Background: an optimization exercise with open tools, aiming at small area and a short achievable clock period. Do not read the settings as production practice.
The RTL was checked by simulation tests, not by an equivalence proof against the original design.
Some runs may be left out. An edit can pass the tests and still lose a function that they never use.
Power figures rest on the tool's default switching activity, not on a simulated workload.

--- design/flow/design.v ---
module RedUnit(
    input   logic                   clock,
                                    reset,
    input   logic [16*8-1:0]       data,        
    input   logic [16-1:0]          split,       
    input   logic [16*($clog2(16))-1:0]     out_idx,     
    output  logic [16*8-1:0]       out_data,
    output  logic [31:0]            delay,
    output  logic [31:0]            num_el
);
    logic [8-1:0]      prefix_sum[16-1:0];
    logic [8-1:0]      output_local[16-1:0];
    logic [8-1:0]      halo_adder;
    logic [($clog2(16))-1:0]    idx_q[16-1:0];
    logic [8-1:0]      psum_c[16-1:0];
    logic [8-1:0]      halo_c;
    logic [8-1:0]      acc;
    always_comb begin
        acc = halo_adder;
        for (int i = 0; i < 16; i++) begin
            acc = acc + data[i*8 +: 8];
            psum_c[i] = acc;
            if (split[i]) acc = '0;
        end
        halo_c = acc;
    end
    always_ff @(posedge clock or posedge reset) begin
        if (reset) begin
            for (int i = 0; i < 16; i++) begin
                prefix_sum[i]   <= '0;
                output_local[i] <= '0;
                idx_q[i]        <= '0;
            end
            halo_adder <= '0;
        end
        else begin
            for (int i = 0; i < 16; i++) begin
                prefix_sum[i] <= psum_c[i];
                idx_q[i]      <= out_idx[i*($clog2(16)) +: ($clog2(16))];
                output_local[i] <= prefix_sum[idx_q[i]];
            end
            halo_adder <= halo_c;
        end
    end
    generate
        for (genvar i = 0; i < 16; i++) begin : g_out
            assign out_data[i*8 +: 8] = output_local[i];
        end
    endgenerate
    assign num_el = 16;
    assign delay  = 2;
endmodule
--- design/flow/run.sh ---
#!/bin/bash
# synth_recipe.tcl (not shown) runs the flow's synth.tcl, then flattens the netlist and writes it again
# the make line also repeats each setting of config.mk as NAME=value (left out here)
make -C /OpenROAD-flow-scripts/flow DESIGN_CONFIG=/design/flow/config.mk WORK_HOME=/design/flow/orfs CLKGATE_MAP_FILE= SYNTH_SCRIPT=/design/flow/synth_recipe.tcl finish
--- design/flow/config.mk ---
export PLATFORM = sky130hd
export DESIGN_NAME = RedUnit
export DESIGN_NICKNAME = RedUnit
export VERILOG_FILES = /design/flow/design.v
export SDC_FILE = /design/flow/constraint.sdc
export NUM_CORES = 4
export LEC_CHECK = 0
export CAP_MARGIN = 20
export CORE_MARGIN = 2
export CORE_UTILIZATION = 20
export PLACE_DENSITY = 0.35
export SLEW_MARGIN = 20
--- design/flow/constraint.sdc ---
create_clock -name core_clock -period 17.0 [get_ports {clock}]
set_input_delay 3.4000 -clock core_clock [delete_from_list [all_inputs] [get_ports {clock}]]
set_output_delay 3.4000 -clock core_clock [all_outputs]
set_load 0.01 [all_outputs]
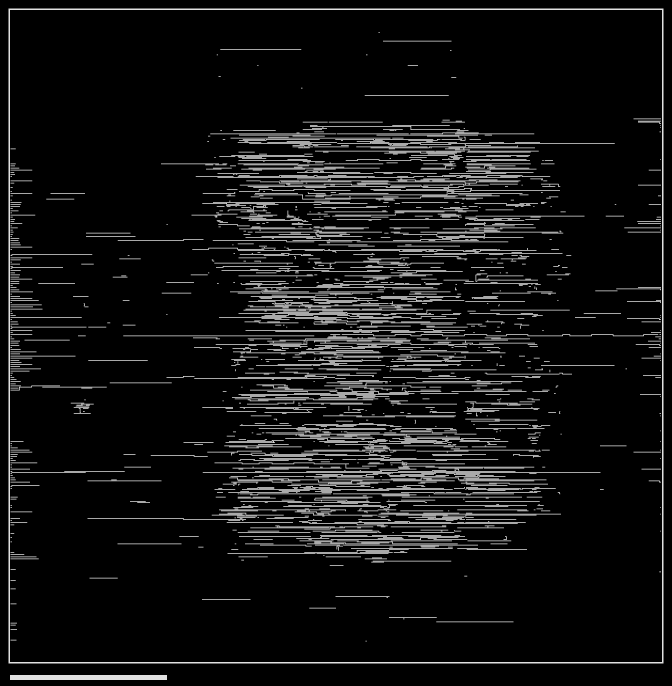
Run 1: met3 routing
Scale bar: 100 um.
nets with wire on the layer	686
share of all routed wire	12%
wire length on this layer	29.4 mm

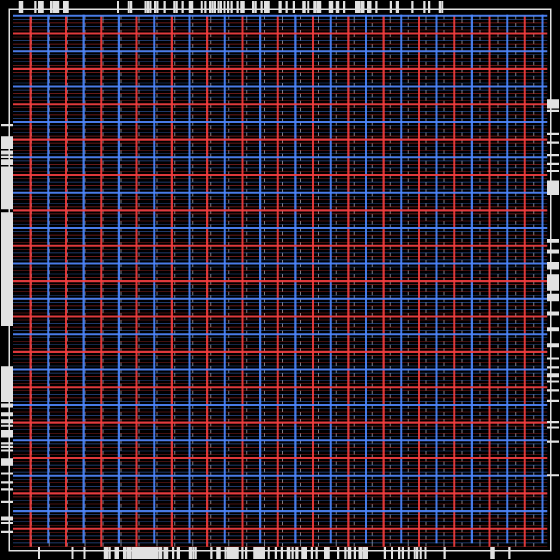
Run 1: floorplan with the power grid
Pins as bars on the die edge. Tap cells in grey.
colour	net
blue	VDD
red	VSS
tap cells	2204
met5 straps	30
met4 straps	30

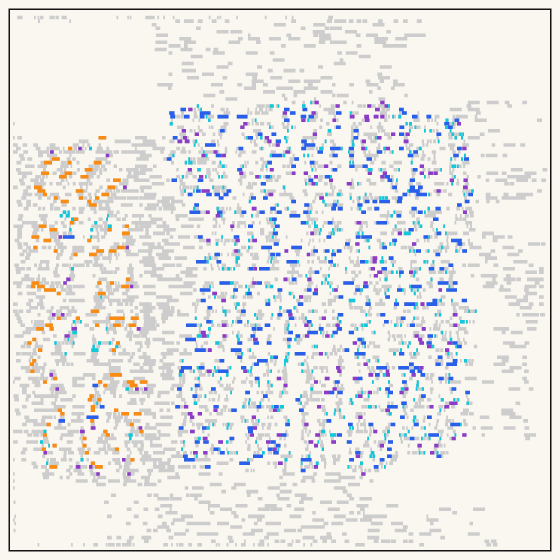
Run 1: selected gate families
colour	family	cells	most used
blue	mux cells	337	mux2i_1
cyan	nand cells	507	nand2_1
purple	non-inverting ao/oa cells	212	a22o_1
orange	xor and xnor cells	109	xnor2_1

==> impl_metrics.tcl, run 1 <==
set metrics [dict create \
    seq_cells 328 \
    synth.top_cell.area_share 0.2427 \
    cts_tree "done" \
    post-cts-setup-buffers 0 \
    maxPowerGroup "combinational cells" \
    met1_length_um 98180 \
    buffers 611 \
    final_util 0.2534 \
    regArea_sq_mm 0.008305 \
    routed_wl_um 238700 \
    r2r_end "halo_adder[7]" \
    power_combinational_w 0.00412 \
    busiest_layer "met2" \
    critical_path_class "input port to flip-flop" \
    multi_input_area_sq_mm 0.02382 \
    synth_edf_count 0 \
    ys.flop_type "dfrtp_1" \
    grt_pass1_vias 36793 \
    syn_to_final_growth_pct 25.60 \
    worstMarginPinSlew_ps 1240 \
    clk_latency_ps 690 \
    dpl.cell_count 6690 \
    total_switching_power_w 0.004177 \
    final_nets 4881 \
    finClkSkew_ps 55.54 \
    io_buffers 337 \
    fin_cells 6816 \
    crit_path_end "halo_adder[7]" \
    max_stage_delay_ps 550 \
    yosysUniqueCellTypes 89 \
    crit_start "data[0]" \
    outcome "no timing/DRC/antenna violations" \
    synth_compound_gate_area_share 0.3001 \
    synth_most_common_cell "nor2_1" \
    synth_top_cells_by_area "dfrtp_1, mux2i_1, a21oi_1" \
    dr_wl_met2_um 96060 \
    wl_met3_um 29410 \
    io_pins 402 \
    required_ps 17580 \
    hold_buffers 0 \
    clk-power_w 0.00105 \
    synthMuxAreaShare 0.1204 \
    pwr-share-comb 0.560 \
    clkbuf_count 66 \
    avgSynthCellArea_sq_um 7.804 \
    synth-seq-cells 328 \
    routedWlPerCell_um 35.03 \
    max_cap_violations 0 \
    ff2ff_setup_slack_ps 3530 \
    synth_area_leader_cell "dfrtp_1" \
    buf_share 0.1282 \
    grt_usage 0.2644 \
    fin_tns_setup_ps 0 \
    drcViolationCount 0 \
    antenna_found_initial 44 \
    p_per_area_mw_per_mm2 173.6 \
    seq_area_frac 0.1956 \
    cpLargestDelayFamily "adder cells" \
    synth_top_family_by_area "compound AO/OA/AOI/OAI gates" \
    cp.buffers_inverters 3 \
    min_path_cells 2 \
    finalHoldViolCount 0 \
    reg2reg_depth 52 \
    place_ws_ps -345.7 \
    cts_max_level 2 \
    synthCells 4333 \
    whs_endpoint "prefix_sum[0][0]" \
    ir_worst_vdd_v 0.00009615 \
    cp-start-kind "input port" \
    grt_start_max_net_pins 112 \
    place_area_sq_mm 0.04014 \
    p_clk_frac 0.143 \
    nWellTaps 2204 \
    period_share 0.9563 \
    die_area_sq_mm 0.1724 \
    clk_share 0.03836 \
    final_common_cell "nor2_1" \
    routabilityCongestion 0.8998 \
    die_h_um 415.2 \
    start_util 0.2018 \
    worst-path-max-fanout 3 \
    period_needed_ps 16260 \
    final_cell_mix "nor2_1, a21oi_1, clkdlybuf4s50_1, nand2_1, buf_4" \
    relSlewSlack 0.1736 \
    seqPwrFrac 0.298 \
    dr.pass1.iters 7 \
    overflow 0 \
    cts_buffer_depth 3 \
    p_leak_nw 16.60 \
    multi_input_area_share 0.5609 \
    die_width_um 415.2 \
    synthSimpleGateAreaFrac 0.1801 \
    r2r_start "halo_adder[0]" \
    p_seq_w 0.00220 \
    synth_xor_area_frac 0.02823 \
    cts-root-buf "clkbuf_16" \
    end_kind "flip-flop" \
    grt_first_pass_wirelength_um 319400 \
    clock-sinks 328 \
    cp.depth 53 \
    ant_nets 0 \
    hpwl_um 144300 \
    rows 150 \
    gr-usage-met1 0.3596 \
    clk_pin_slew_worst_paths_ps 60 \
    slew_viol_final 0 \
    grt_util_met2 0.3689 \
    setup_slack_ps 743.0 \
    multi_input_cells 3441 \
    fmax_mhz 61.51 \
    final_cell_area_sq_mm 0.04247 \
    largest_cell_class "multi-input combinational cells" \
    ys_seq_area_frac 0.2427 \
    syn_area_sq_mm 0.03381 \
    cp_data_arrival_time_ps 16830 \
    crit_top_cell "fa_1" \
    synthAdderAreaFrac 0.05166 \
    fp.coreArea_sq_mm 0.1676 \
    cts_buffers 47 \
    power_w 0.007372 \
    internal_power_w 0.003195 \
    vias 40197 \
    reg_top3 "output_local x128, prefix_sum x128, idx_q x64" \
    hp-start "halo_adder[0]" \
    setup_viol 0 \
    ys_async_sr_fraction 1.000 \
    routed_via_density 5.897 \
    highest_layer "met5" \
    slowest_stage "fa_1" \
    ys_warn_count 5 \
    globalRouteMet3Util 0.08135 \
    p_sw_frac 0.5666 \
    nNonClkInverters 112 \
    drive_gt1_frac 0.1520 \
    synthTopCellsByCount "nor2_1, a21oi_1, clkbuf_1, nand2_1, dfrtp_1" \
    drt_iter0_markers 8126 \
    cts-resized-gates 0 \
    hold_path_class "flip-flop to flip-flop" \
    fillers 18323 \
    fin_hold_ws_ps 646.6 \
    insertedDiodeCount 34 \
]
Run 1, nets reached from selected ports:
Scale bar: 100 um.
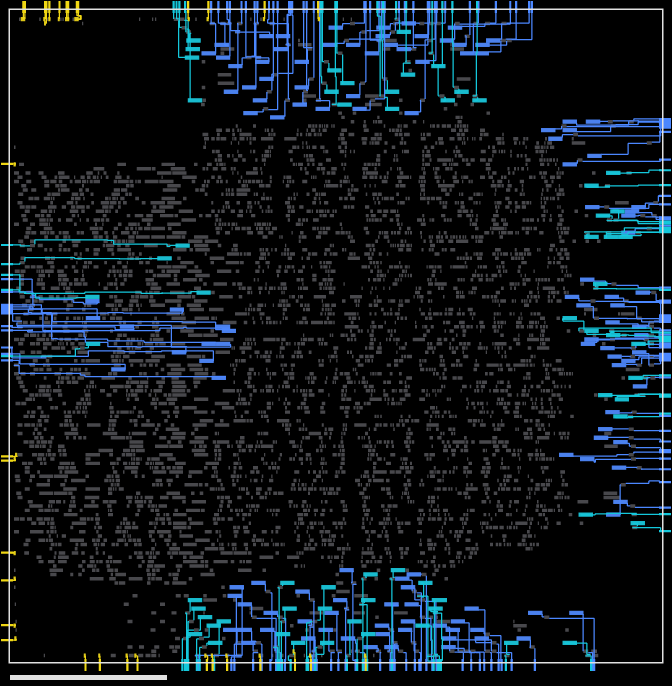

==> run 2: a larger rewrite; changed files in full <==
removed: design/flow/run.sh
==> design/flow/design.v <==
module RedUnit(
    input   logic                   clock,
                                    reset,
    input   logic [16*8-1:0]       data,        
    input   logic [16-1:0]          split,       
    input   logic [16*($clog2(16))-1:0]     out_idx,     
    output  logic [16*8-1:0]       out_data,
    output  logic [31:0]            delay,
    output  logic [31:0]            num_el
);
    localparam int K1 = 1;       
    logic [16*8-1:0]   v [($clog2(16)):0];
    logic [16-1:0]      f [($clog2(16)):0];
    logic [16*8-1:0]   v_in;        
    assign v[0] = data;
    assign f[0] = {split[16-2:0], 1'b0};
    logic [16*8-1:0]   s1_v;
    logic [16-1:0]      s1_split;
    logic [16*($clog2(16))-1:0] s1_idx;
    always_ff @(posedge clock) begin
        s1_v     <= v[K1];
        s1_split <= split;
        s1_idx   <= out_idx;
    end
    logic [8-1:0]      halo_adder;
    logic [16-1:0]      g [($clog2(16)):0];
    assign g[0] = {s1_split[16-2:0], 1'b0};
    generate
        for (genvar l = 0; l < ($clog2(16)); l++) begin : g_lvl
            for (genvar i = 0; i < 16; i++) begin : g_lane
                if (i & (1 << l)) begin : g_add
                    localparam int P = ((i >> (l+1)) << (l+1)) + (1 << l) - 1;
                    if (l < K1) begin : g_s1
                        assign v[l+1][i*8 +: 8] = v[l][i*8 +: 8]
                                                  + (f[l][i] ? 8'd0 : v[l][P*8 +: 8]);
                        assign f[l+1][i] = f[l][i] | f[l][P];
                    end else begin : g_s2
                        assign v[l+1][i*8 +: 8] = ((l == K1) ? v_in[i*8 +: 8] : v[l][i*8 +: 8])
                                                  + (g[l][i] ? 8'd0 : ((l == K1) ? v_in[P*8 +: 8] : v[l][P*8 +: 8]));
                        assign f[l+1][i] = 1'b0;
                    end
                    assign g[l+1][i] = g[l][i] | g[l][P];
                end else begin : g_pass
                    if (l < K1) begin : g_s1
                        assign v[l+1][i*8 +: 8] = v[l][i*8 +: 8];
                        assign f[l+1][i] = f[l][i];
                    end else begin : g_s2
                        assign v[l+1][i*8 +: 8] = (l == K1) ? v_in[i*8 +: 8] : v[l][i*8 +: 8];
                        assign f[l+1][i] = 1'b0;
                    end
                    assign g[l+1][i] = g[l][i];
                end
            end
        end
        for (genvar i = 0; i < 16; i++) begin : g_halo
            if (i < (1 << K1)) begin : g_add
                assign v_in[i*8 +: 8] = s1_v[i*8 +: 8] + (g[K1][i] ? 8'd0 : halo_adder);
            end else begin : g_pass
                assign v_in[i*8 +: 8] = s1_v[i*8 +: 8];
            end
        end
    endgenerate
    logic [16*8-1:0]   psum_c;
    logic [8-1:0]      halo_c;
    assign psum_c = (K1 == ($clog2(16))) ? v_in : v[($clog2(16))];
    assign halo_c = s1_split[16-1] ? 8'd0 : psum_c[(16-1)*8 +: 8];
    logic s1_take;
    always_ff @(posedge clock or posedge reset) begin
        if (reset) begin
            s1_take    <= 1'b0;
            halo_adder <= '0;
        end else begin
            s1_take    <= 1'b1;
            if (s1_take) halo_adder <= halo_c;
        end
    end
    logic [8-1:0]      output_local[16-1:0];
    logic [16*8-1:0]   gather_c;
    RedUnit_gather u_gather (.psum(psum_c), .idx(s1_idx), .out(gather_c));
    always_ff @(posedge clock) begin
        for (int j = 0; j < 16; j++)
            output_local[j] <= gather_c[j*8 +: 8];
    end
    generate
        for (genvar i = 0; i < 16; i++) begin : g_out
            assign out_data[i*8 +: 8] = output_local[i];
        end
    endgenerate
    assign num_el = 16;
    assign delay  = 2;
endmodule
module RedUnit_gather(
    input   logic [16*8-1:0]       psum,
    input   logic [16*($clog2(16))-1:0]     idx,
    output  logic [16*8-1:0]       out
);
    always_comb begin
        for (int j = 0; j < 16; j++) begin
            out[j*8 +: 8] = '0;
            for (int k = 0; k < 16; k++)
                out[j*8 +: 8] = out[j*8 +: 8]
                                | ({8{idx[j*($clog2(16)) +: ($clog2(16))] == k}} & psum[k*8 +: 8]);
        end
    end
endmodule
==> design/flow/flow/run.sh <==
#!/bin/bash
# Own layout flow: the standard ORFS layout (standard.sh), changed only in
#  - synthesis: adders go to ABC as plain gates instead of being extracted into
#    sky130 full/half-adder cells (ADDER_MAP_FILE empty), and ABC may run a
#    script of flow/ for the gather module; registers are untouched by both;
#  - port buffers: buf_1 cells instead of the default clock-delay buffers;
set -euo pipefail
W=$(pwd)
{ head -1 synth_recipe.tcl; cat flow/abc_proc.tcl; tail -n +2 synth_recipe.tcl; } > my_synth.tcl
sed "s#$W/synth_recipe.tcl#$W/my_synth.tcl#" standard.sh > my_standard.sh
grep -q my_synth.tcl my_standard.sh
export ADDER_MAP_FILE=
export BUFFER_PORTS_ARGS="-buffer_cell sky130_fd_sc_hd__buf_1"
export SETUP_SLACK_MARGIN=12.0
export MY_ABC_GATHER_SCRIPT=$W/flow/abc_gather.script
bash my_standard.sh "${@:-finish}" > flow_orfs.log 2>&1
==> design/flow/flow/abc_gather.script <==
strash
dch
map -a
topo
==> design/flow/flow/abc_proc.tcl <==
# ABC maps the gather module (RedUnit_gather, kept apart by SYNTH_HIERARCHICAL)
# with flow/abc_gather.script, and the rest with ORFS's script
proc abc {args} {
  set i [lsearch -exact $args -script]
  set ga $args
  lset ga [expr {$i + 1}] $::env(MY_ABC_GATHER_SCRIPT)
  puts "abc: RedUnit_gather with $::env(MY_ABC_GATHER_SCRIPT)"
  yosys abc {*}$ga RedUnit_gather
  puts "abc: RedUnit with [lindex $args [expr {$i + 1}]]"
  yosys abc {*}$args RedUnit
}
==> design/flow/standard.sh <==
#!/bin/bash
# synth_recipe.tcl (not shown) runs the flow's synth.tcl, then flattens the netlist and writes it again
# the make line also repeats each setting of config.mk as NAME=value (left out here)
make -C /OpenROAD-flow-scripts/flow DESIGN_CONFIG=/design/flow/config.mk WORK_HOME=/design/flow/orfs CLKGATE_MAP_FILE= SYNTH_SCRIPT=/design/flow/synth_recipe.tcl "${@:-finish}"
==> design/flow/config.mk <==
export PLATFORM = sky130hd
export DESIGN_NAME = RedUnit
export DESIGN_NICKNAME = RedUnit
export VERILOG_FILES = /design/flow/design.v
export SDC_FILE = /design/flow/constraint.sdc
export NUM_CORES = 4
export LEC_CHECK = 0
export ABC_AREA = 1
export CAP_MARGIN = 30
export CORE_MARGIN = 2
export CORE_UTILIZATION = 30
export CTS_BUF_LIST = sky130_fd_sc_hd__clkbuf_4 sky130_fd_sc_hd__clkbuf_8
export PLACE_DENSITY = 0.45
export SLEW_MARGIN = 30
export SYNTH_HIERARCHICAL = 1
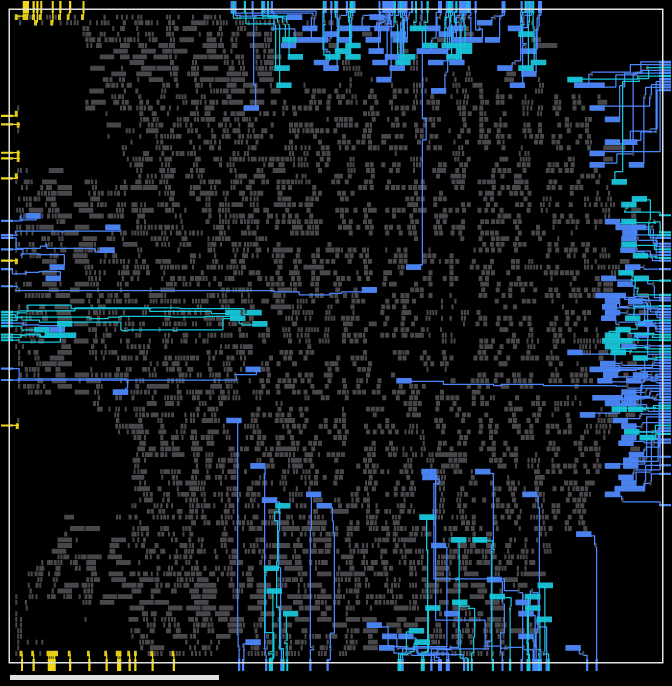
Run 2: nets reached from selected ports
Scale bar: 100 um.
colour	port	bits	direction	edge	end cells	buffers	wire
yellow	num_el	32	output	15 south, 10 north, 7 west	32	0	118 um
blue	out_data	128	output	57 east, 40 north, 22 south, 9 west	128	128	4540 um
cyan	out_idx	64	input	21 east, 19 north, 16 south, 8 west	64	64	2220 um

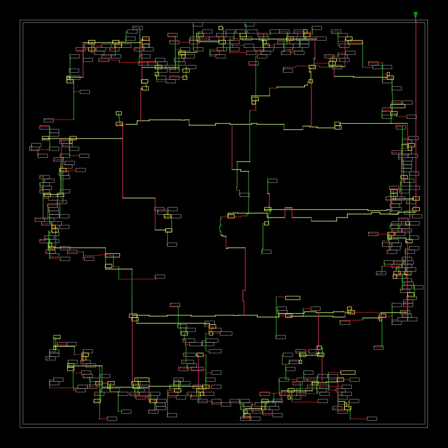
Run 2: clock wiring as the flow saved it
clk sink count: 345
CLK BUF: 93
clock skew: 60.38 ps
sequential cell count: 345

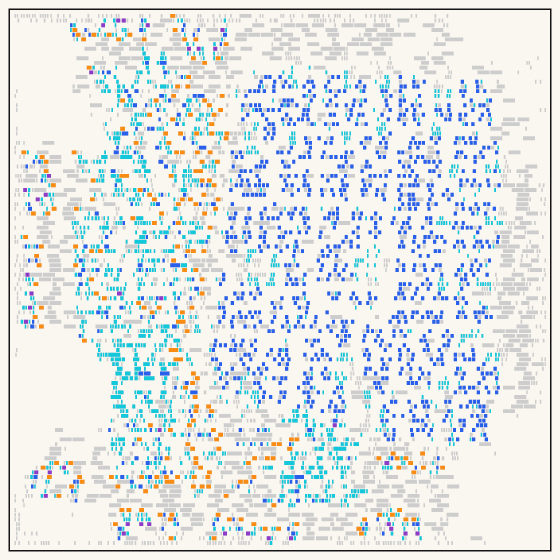
Run 2: selected gate families
colour	family	cells	most used
cyan	nand cells	1349	nand2_1
blue	aoi and oai cells	1213	o22ai_1
purple	non-inverting ao/oa cells	38	a21o_1
orange	xor and xnor cells	211	xor2_1

==> impl_metrics.tcl, run 2 <==
set metrics [dict create \
    fin_hold_ws_ps 505.6 \
    syn_area_sq_mm 0.02848 \
    multi_input_area_sq_mm 0.01952 \
    dr.pass1.iters 16 \
    multi_input_area_share 0.5786 \
    end_kind "primary output" \
    cts_tree "done" \
    p_clk_frac 0.200 \
    buf_share 0.05330 \
    reg2reg_depth 26 \
    hold_buffers 0 \
    synth_edf_count 0 \
    syn_to_final_growth_pct 18.45 \
    synth_area_leader_cell "dfxtp_1" \
    outcome "no timing/DRC/antenna violations" \
    fp.coreArea_sq_mm 0.09459 \
    period_needed_ps 4920 \
    buffers 384 \
    grt_first_pass_wirelength_um 251000 \
    ff2ff_setup_slack_ps 12100 \
    synth.top_cell.area_share 0.2362 \
    max_stage_delay_ps 540 \
    cts-resized-gates 22 \
    cts_max_level 3 \
    hpwl_um 115000 \
    seq_area_frac 0.2062 \
    place_ws_ps 11580 \
    cpLargestDelayFamily "flip-flops" \
    die_area_sq_mm 0.09741 \
    ys.flop_type "dfxtp_1" \
    synth_most_common_cell "o22ai_1" \
    whs_endpoint "halo_adder[5]" \
    slew_viol_final 0 \
    routed_wl_um 182300 \
    drcViolationCount 0 \
    seqPwrFrac 0.220 \
    synthCells 4376 \
    met1_length_um 68590 \
    start_util 0.3011 \
    synth_top_cells_by_area "dfxtp_1, o22ai_1, nand2_1" \
    place_area_sq_mm 0.03128 \
    yosysUniqueCellTypes 62 \
    power_combinational_w 0.00280 \
    cts-root-buf "clkbuf_8" \
    final_nets 5016 \
    slowest_stage "dfxtp_1" \
    crit_path_end "out_data[31]" \
    clk_pin_slew_worst_paths_ps 80 \
    setup_viol 0 \
    fmax_mhz 203.3 \
    worstMarginPinSlew_ps 1177 \
    nNonClkInverters 540 \
    multi_input_cells 3468 \
    synth-seq-cells 345 \
    clk-power_w 0.000964 \
    worst-path-max-fanout 1 \
    clk_latency_ps 790 \
    critical_path_class "flip-flop to primary output" \
    relSlewSlack 0.2102 \
    internal_power_w 0.002080 \
    largest_cell_class "multi-input combinational cells" \
    total_switching_power_w 0.002739 \
    rows 113 \
    wl_met3_um 28520 \
    synthMuxAreaShare 0 \
    reg_top3 "output_local x128, s1_v x128, s1_idx x64" \
    grt_pass1_vias 35190 \
    ir_worst_vdd_v 0.00009389 \
    setup_slack_ps 12080 \
    synth_compound_gate_area_share 0.2762 \
    nWellTaps 1265 \
    globalRouteMet3Util 0.1894 \
    fillers 10447 \
    post-cts-setup-buffers 0 \
    final_util 0.3566 \
    maxPowerGroup "combinational cells" \
    min_path_cells 1 \
    p_per_area_mw_per_mm2 142.9 \
    crit_start "output_local[3][7]" \
    overflow 0 \
    drive_gt1_frac 0.1093 \
    required_ps 13600 \
    cp.depth 1 \
    regArea_sq_mm 0.006955 \
    hold_path_class "flip-flop to flip-flop" \
    fin_tns_setup_ps 0 \
    final_cell_mix "o22ai_1, nand2_1, buf_1, dfxtp_1, inv_1" \
    ys_async_sr_fraction 0.02609 \
    io_buffers 337 \
    cp_data_arrival_time_ps 1520 \
    ant_nets 0 \
    finalHoldViolCount 0 \
    busiest_layer "met2" \
    dr_wl_met2_um 69920 \
    grt_util_met2 0.4861 \
    r2r_start "halo_adder[0]" \
    highest_layer "met5" \
    hp-start "s1_take" \
    synth_xor_area_frac 0.06489 \
    period_share 0.2894 \
    cts_buffer_depth 3 \
    cts_buffers 67 \
    routed_via_density 6.382 \
    synthTopCellsByCount "o22ai_1, nand2_1, dfxtp_1, inv_1, nor2_1" \
    dpl.cell_count 5966 \
    die_width_um 312.1 \
    drt_iter0_markers 6783 \
    grt_start_max_net_pins 20 \
    fin_cells 6131 \
    avgSynthCellArea_sq_um 6.508 \
    die_h_um 312.1 \
    io_pins 402 \
    ys_seq_area_frac 0.2441 \
    synth_top_family_by_area "simple AND/OR/NAND/NOR gates" \
    ys_warn_count 12 \
    final_common_cell "o22ai_1" \
    p_leak_nw 14.37 \
    power_w 0.004819 \
    cp.buffers_inverters 1 \
    synthAdderAreaFrac 0.002812 \
    r2r_end "output_local[2][2]" \
    insertedDiodeCount 10 \
    routabilityCongestion 1.005 \
    final_cell_area_sq_mm 0.03373 \
    gr-usage-met1 0.4284 \
    vias 39128 \
    grt_usage 0.3526 \
    pwr-share-comb 0.580 \
    p_sw_frac 0.5683 \
    cp_cell_sequence "buf_1" \
    antenna_found_initial 5 \
    clk_share 0.04514 \
    rsz0062_at_grt "true" \
    routedWlPerCell_um 29.74 \
    p_seq_w 0.00106 \
    cp-start-kind "flip-flop" \
    synthSimpleGateAreaFrac 0.3181 \
    max_cap_violations 0 \
]
Run 2, floorplan with the power grid:
Pins as bars on the die edge. Tap cells in grey.
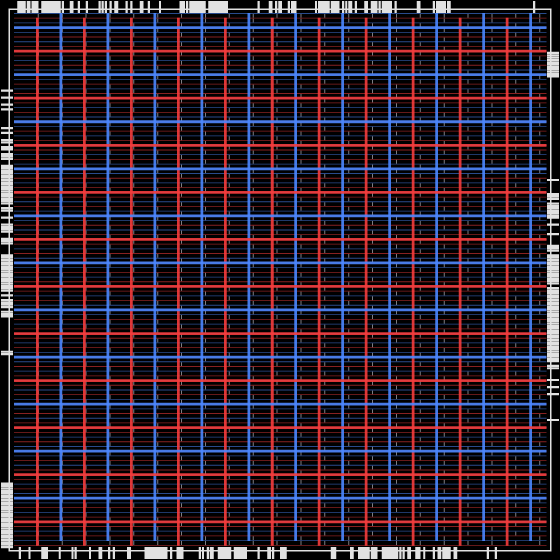

--- run 3 (diff from run 2) ---
--- a/design/flow/flow/run.sh
+++ b/design/flow/flow/run.sh
@@ -12,5 +12,5 @@
 export ADDER_MAP_FILE=
 export BUFFER_PORTS_ARGS="-buffer_cell sky130_fd_sc_hd__buf_1"
-export SETUP_SLACK_MARGIN=12.0
+export SETUP_SLACK_MARGIN=12.3
 export MY_ABC_GATHER_SCRIPT=$W/flow/abc_gather.script
 bash my_standard.sh "${@:-finish}" > flow_orfs.log 2>&1
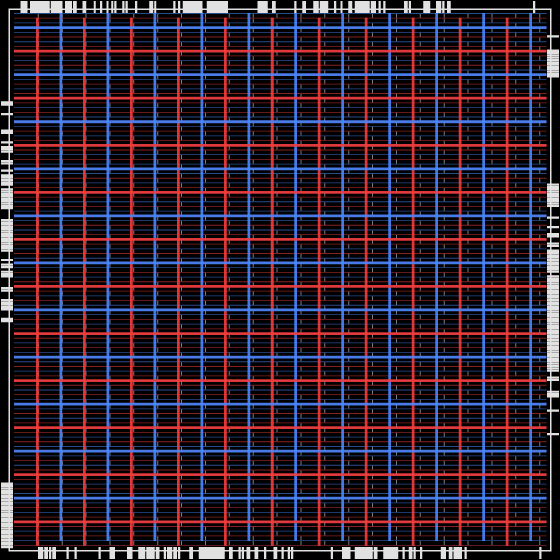
Run 3: floorplan with the power grid
Pins as bars on the die edge. Tap cells in grey.
colour	net
blue	VDD
red	VSS
met1 rails	114
met5 straps	22
signal pins	402

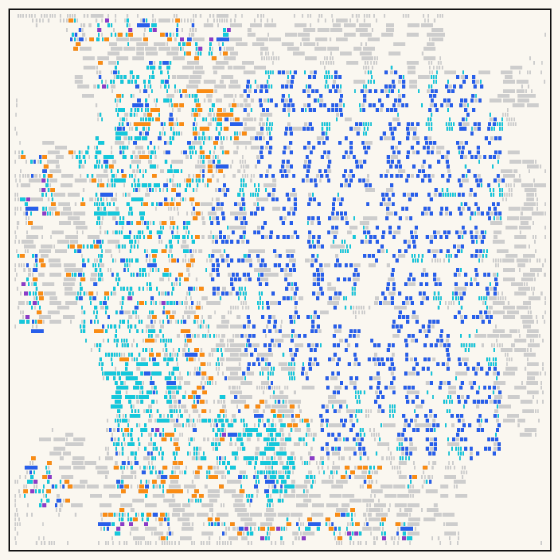
Run 3: selected gate families
colour	family	cells	most used
purple	non-inverting ao/oa cells	38	a21o_1
orange	xor and xnor cells	211	xor2_1
blue	aoi and oai cells	1213	o22ai_1
cyan	nand cells	1349	nand2_1

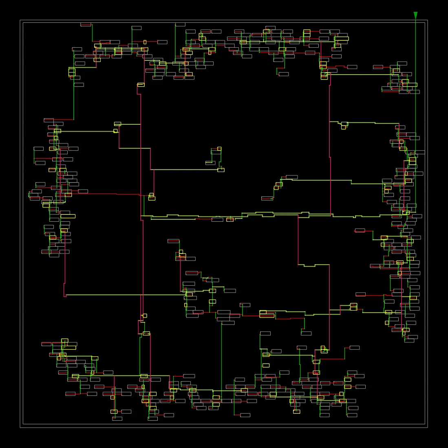
Run 3: clock wiring as the flow saved it
clock latency (worst-skew pair): 780 ps
P_clk: 0.000970 W

==> impl_metrics.tcl, run 3 <==
set metrics [dict create \
    outcome "no timing/DRC/antenna violations" \
    slowest_stage "nor4_1" \
    setup_slack_ps 12160 \
    ys.flop_type "dfxtp_1" \
    slew_viol_final 0 \
    gr-usage-met1 0.4368 \
    final_util 0.3744 \
    insertedDiodeCount 14 \
    synth_most_common_cell "o22ai_1" \
    hpwl_um 117800 \
    multi_input_area_share 0.5761 \
    dpl.cell_count 5983 \
    fillers 10308 \
    drcViolationCount 0 \
    r2r_start "halo_adder[0]" \
    whs_endpoint "halo_adder[5]" \
    dr.pass1.iters 13 \
    synthMuxAreaShare 0 \
    ys_seq_area_frac 0.2441 \
    cpLargestDelayFamily "simple AND/OR/NAND/NOR gates" \
    globalRouteMet3Util 0.1872 \
    routabilityCongestion 0.9974 \
    crit_path_end "output_local[3][3]" \
    worstMarginPinSlew_ps 1189 \
    p_per_area_mw_per_mm2 143.2 \
    grt_util_met2 0.5088 \
    synth_xor_area_frac 0.06489 \
    place_ws_ps 11270 \
    fp.coreArea_sq_mm 0.09459 \
    ant_nets 0 \
    dr_wl_met2_um 73670 \
    syn_area_sq_mm 0.02848 \
    p_leak_nw 14.92 \
    cp.buffers_inverters 5 \
    final_cell_area_sq_mm 0.03542 \
    avgSynthCellArea_sq_um 6.508 \
    finClkSkew_ps 62.88 \
    seq_cells 345 \
    routed_via_density 6.448 \
    clkbuf_count 97 \
    highest_layer "met5" \
    cp_cell_sequence "nand3_1 -> nand2_1 -> inv_2 -> nand2_2 -> nor2_4 -> inv_1 -> nand2_2 -> nor3_2 -> nor2_2 -> nand3b_1 -> nand2_4 -> buf_12 -> inv_8 -> nand2_2 -> or2_1 -> nand2_2 -> nand3_2 -> nand3_2 -> nand2_2 -> xnor2_1 -> clkinvlp_4 -> o22ai_1 -> nor4_1 -> nand2_1" \
    yosysUniqueCellTypes 62 \
    cp.depth 24 \
    routed_wl_um 190400 \
    internal_power_w 0.002179 \
    io_buffers 337 \
    die_h_um 312.1 \
    fin_hold_ws_ps 484.7 \
    die_area_sq_mm 0.09741 \
    busiest_layer "met2" \
    required_ps 17540 \
    min_path_cells 1 \
    fin_cells 6194 \
    seq_area_frac 0.1974 \
    grt_start_max_net_pins 17 \
    die_width_um 312.1 \
    hold_buffers 0 \
    wl_met3_um 29300 \
    period_share 0.2848 \
    r2r_end "output_local[3][3]" \
    cts_buffer_depth 3 \
    drive_gt1_frac 0.1526 \
    rows 113 \
    multi_input_area_sq_mm 0.02040 \
    final_cell_mix "o22ai_1, nand2_1, buf_1, dfxtp_1, inv_1" \
    crit_start "halo_adder[0]" \
    drt_iter0_markers 7162 \
    nWellTaps 1265 \
    seqPwrFrac 0.212 \
    cts_max_level 3 \
    start_util 0.3011 \
    largest_cell_class "multi-input combinational cells" \
]
Run 3, nets reached from selected ports:
Scale bar: 100 um.
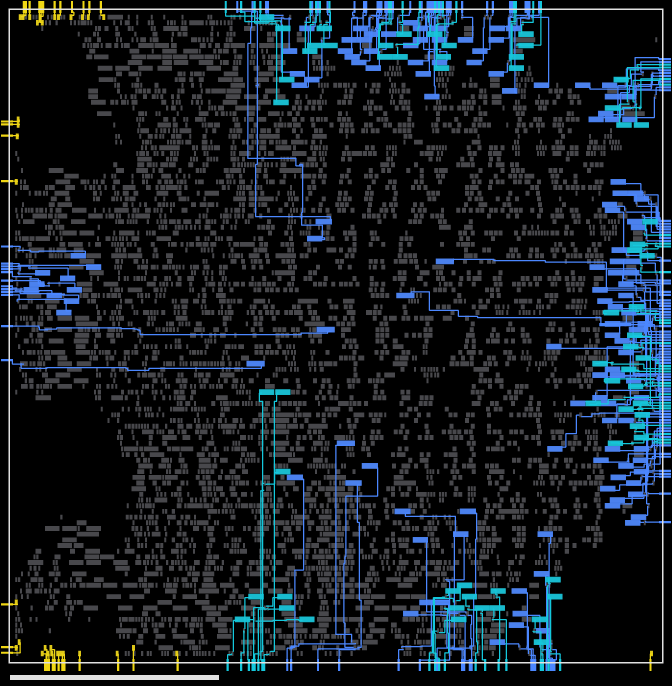

--- run 4 (diff from run 3) ---
--- a/design/flow/config.mk
+++ b/design/flow/config.mk
@@ -10,5 +10,4 @@
 export CORE_MARGIN = 2
 export CORE_UTILIZATION = 30
-export CTS_BUF_LIST = sky130_fd_sc_hd__clkbuf_4 sky130_fd_sc_hd__clkbuf_8
 export PLACE_DENSITY = 0.45
 export SLEW_MARGIN = 30
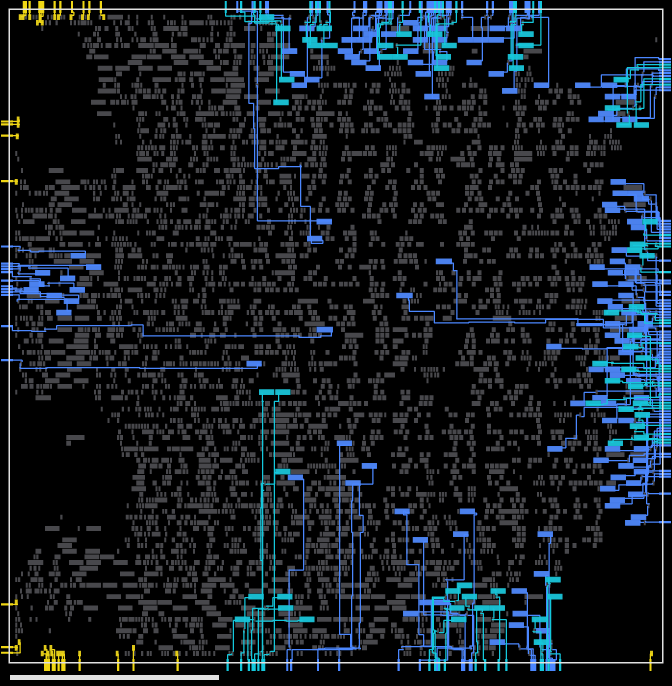
Run 4: nets reached from selected ports
Scale bar: 100 um.
colour	port	bits	direction	edge	end cells	buffers	wire
blue	out_data	128	output	62 east, 36 north, 18 south, 12 west	128	128	5010 um
yellow	num_el	32	output	13 south, 12 north, 7 west	32	0	134 um
cyan	out_idx	64	input	24 east, 20 south, 20 north	64	64	2040 um

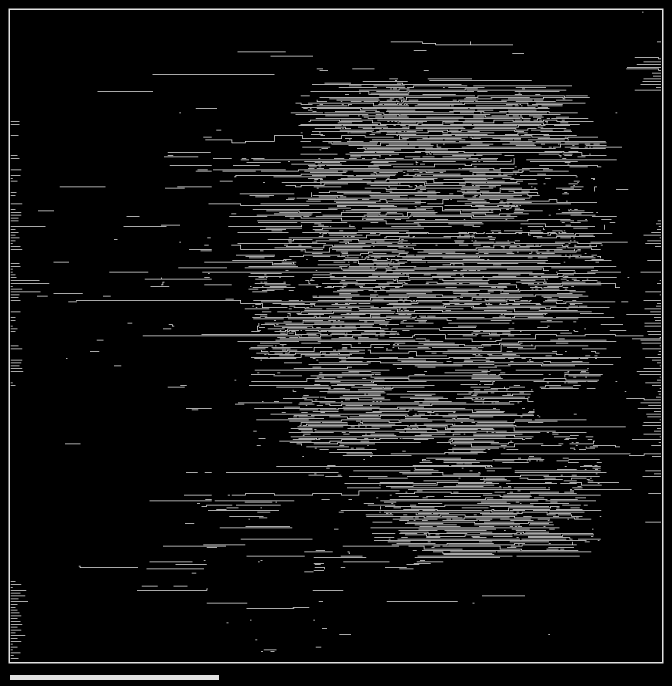
Run 4: met3 routing
Scale bar: 100 um.
nets with wire on the layer	793
longest straight run	116 um
wire length on this layer	28.3 mm

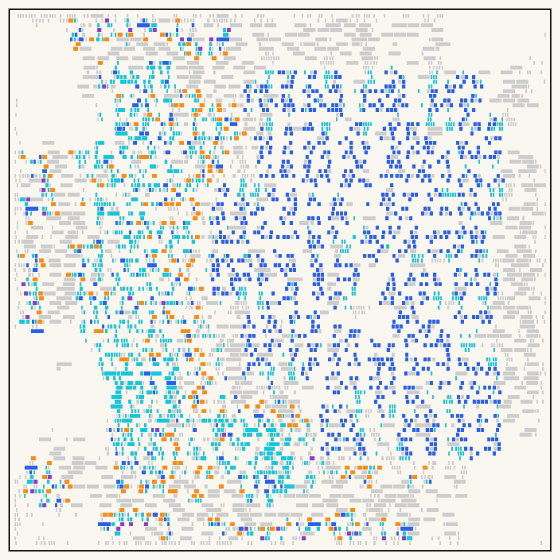
Run 4: selected gate families
colour	family	cells	most used
blue	aoi and oai cells	1213	o22ai_1
orange	xor and xnor cells	211	xor2_1
purple	non-inverting ao/oa cells	38	a21o_1
cyan	nand cells	1349	nand2_1

==> impl_metrics.tcl, run 4 <==
set metrics [dict create \
    drt_iter0_markers 6832 \
    final_common_cell "o22ai_1" \
    rsz0062_at_grt "true" \
    total_switching_power_w 0.002808 \
    whs_endpoint "halo_adder[5]" \
    p_seq_w 0.00107 \
    grt_util_met2 0.5024 \
    rows 113 \
    io_buffers 337 \
    die_width_um 312.1 \
    insertedDiodeCount 12 \
    regArea_sq_mm 0.006970 \
    routed_wl_um 188000 \
    largest_cell_class "multi-input combinational cells" \
    crit_top_cell "nand2_2" \
    clock-sinks 345 \
    multi_input_area_share 0.5771 \
    overflow 0 \
    final_nets 5026 \
    buf_share 0.06237 \
    required_ps 17450 \
    reg_top3 "output_local x128, s1_v x128, s1_idx x64" \
    cp_data_arrival_time_ps 5190 \
    routabilityCongestion 0.9974 \
    critical_path_class "flip-flop to flip-flop" \
    clk_latency_ps 660 \
    synthSimpleGateAreaFrac 0.3181 \
    cp.depth 30 \
    pwr-share-comb 0.592 \
    p_sw_frac 0.5654 \
    synth_most_common_cell "o22ai_1" \
    p_leak_nw 14.65 \
    synthTopCellsByCount "o22ai_1, nand2_1, dfxtp_1, inv_1, nor2_1" \
    power_w 0.004967 \
    period_share 0.2790 \
    drcViolationCount 0 \
    place_ws_ps 11270 \
    seq_area_frac 0.2006 \
    grt_usage 0.3624 \
    synth_top_family_by_area "simple AND/OR/NAND/NOR gates" \
    hp-start "s1_take" \
    ys_warn_count 12 \
    cts_buffer_depth 3 \
    finalHoldViolCount 0 \
    final_cell_area_sq_mm 0.03475 \
    highest_layer "met5" \
    grt_first_pass_wirelength_um 257800 \
    crit_start "s1_split[0]" \
    syn_to_final_growth_pct 22.01 \
    clk_pin_slew_worst_paths_ps 60 \
    post-cts-setup-buffers 8 \
    outcome "no timing/DRC/antenna violations" \
    yosysUniqueCellTypes 62 \
    period_needed_ps 4743 \
    worstMarginPinSlew_ps 1172 \
    antenna_found_initial 11 \
    multi_input_cells 3468 \
    ys_async_sr_fraction 0.02609 \
    io_pins 402 \
    dpl.cell_count 5983 \
    fp.coreArea_sq_mm 0.09459 \
    final_util 0.3673 \
    final_cell_mix "o22ai_1, nand2_1, buf_1, dfxtp_1, inv_1" \
    multi_input_area_sq_mm 0.02005 \
    gr-usage-met1 0.4374 \
    die_h_um 312.1 \
    place_area_sq_mm 0.03173 \
    ys_seq_area_frac 0.2441 \
    syn_area_sq_mm 0.02848 \
    crit_path_end "output_local[4][4]" \
    routed_via_density 6.455 \
    fin_cells 6127 \
    cp.buffers_inverters 7 \
    p_clk_frac 0.193 \
    synth-seq-cells 345 \
    die_area_sq_mm 0.09741 \
    wl_met3_um 28290 \
    hold_path_class "flip-flop to flip-flop" \
    max_stage_delay_ps 440 \
    globalRouteMet3Util 0.1891 \
    cp-start-kind "flip-flop" \
    nNonClkInverters 542 \
    clk_share 0.04174 \
    power_combinational_w 0.00294 \
    ff2ff_setup_slack_ps 12260 \
    slew_viol_final 0 \
    hpwl_um 117800 \
    avgSynthCellArea_sq_um 6.508 \
    synth_area_leader_cell "dfxtp_1" \
    ys.flop_type "dfxtp_1" \
    clk-power_w 0.000960 \
    max_cap_violations 0 \
    cts-resized-gates 70 \
    dr.pass1.iters 15 \
    seqPwrFrac 0.215 \
    hold_buffers 0 \
    vias 39551 \
    ant_nets 0 \
    routedWlPerCell_um 30.68 \
    drive_gt1_frac 0.1276 \
    cpLargestDelayFamily "simple AND/OR/NAND/NOR gates" \
    synth.top_cell.area_share 0.2362 \
    r2r_start "s1_split[0]" \
    p_per_area_mw_per_mm2 143.0 \
    end_kind "flip-flop" \
    synthAdderAreaFrac 0.002812 \
]

separate check: timing with driven ports:
The flow's constraints put no driver on any port. The routed layouts listed below were extracted and timed again, unchanged, in two steps. Step 1, drivers: a clkbuf_16 drives clock and a buf_2 each remaining input, both assumed. Step 2, shift: input delay + t, output delay - t, t = (earliest + latest rising clock arrival at the registers) / 2. This alone moves slack from input paths to output paths. Slacks: ideal ports / drivers / drivers and shift; pairs: ideal ports / drivers.
run	t (ns)	setup WS [ns]	worst setup path at the end	worst data-port slew with drivers (ns)
run 1	0.743	0.743 / 0.799 / 0.056	input to register	0.08
run 2	0.842	12.080 / 11.999 / 11.560	input to register	0.07
run 3	0.816	12.158 / 12.158 / 11.737	input to register	0.10
run 4	0.726	12.257 / 12.223 / 11.747	input to register	0.09
After both steps setup and hold are still met in every run listed. For run 1, which loses most, drivers alone change the setup slack by +0.056 ns; drivers and shift together by -0.687 ns.
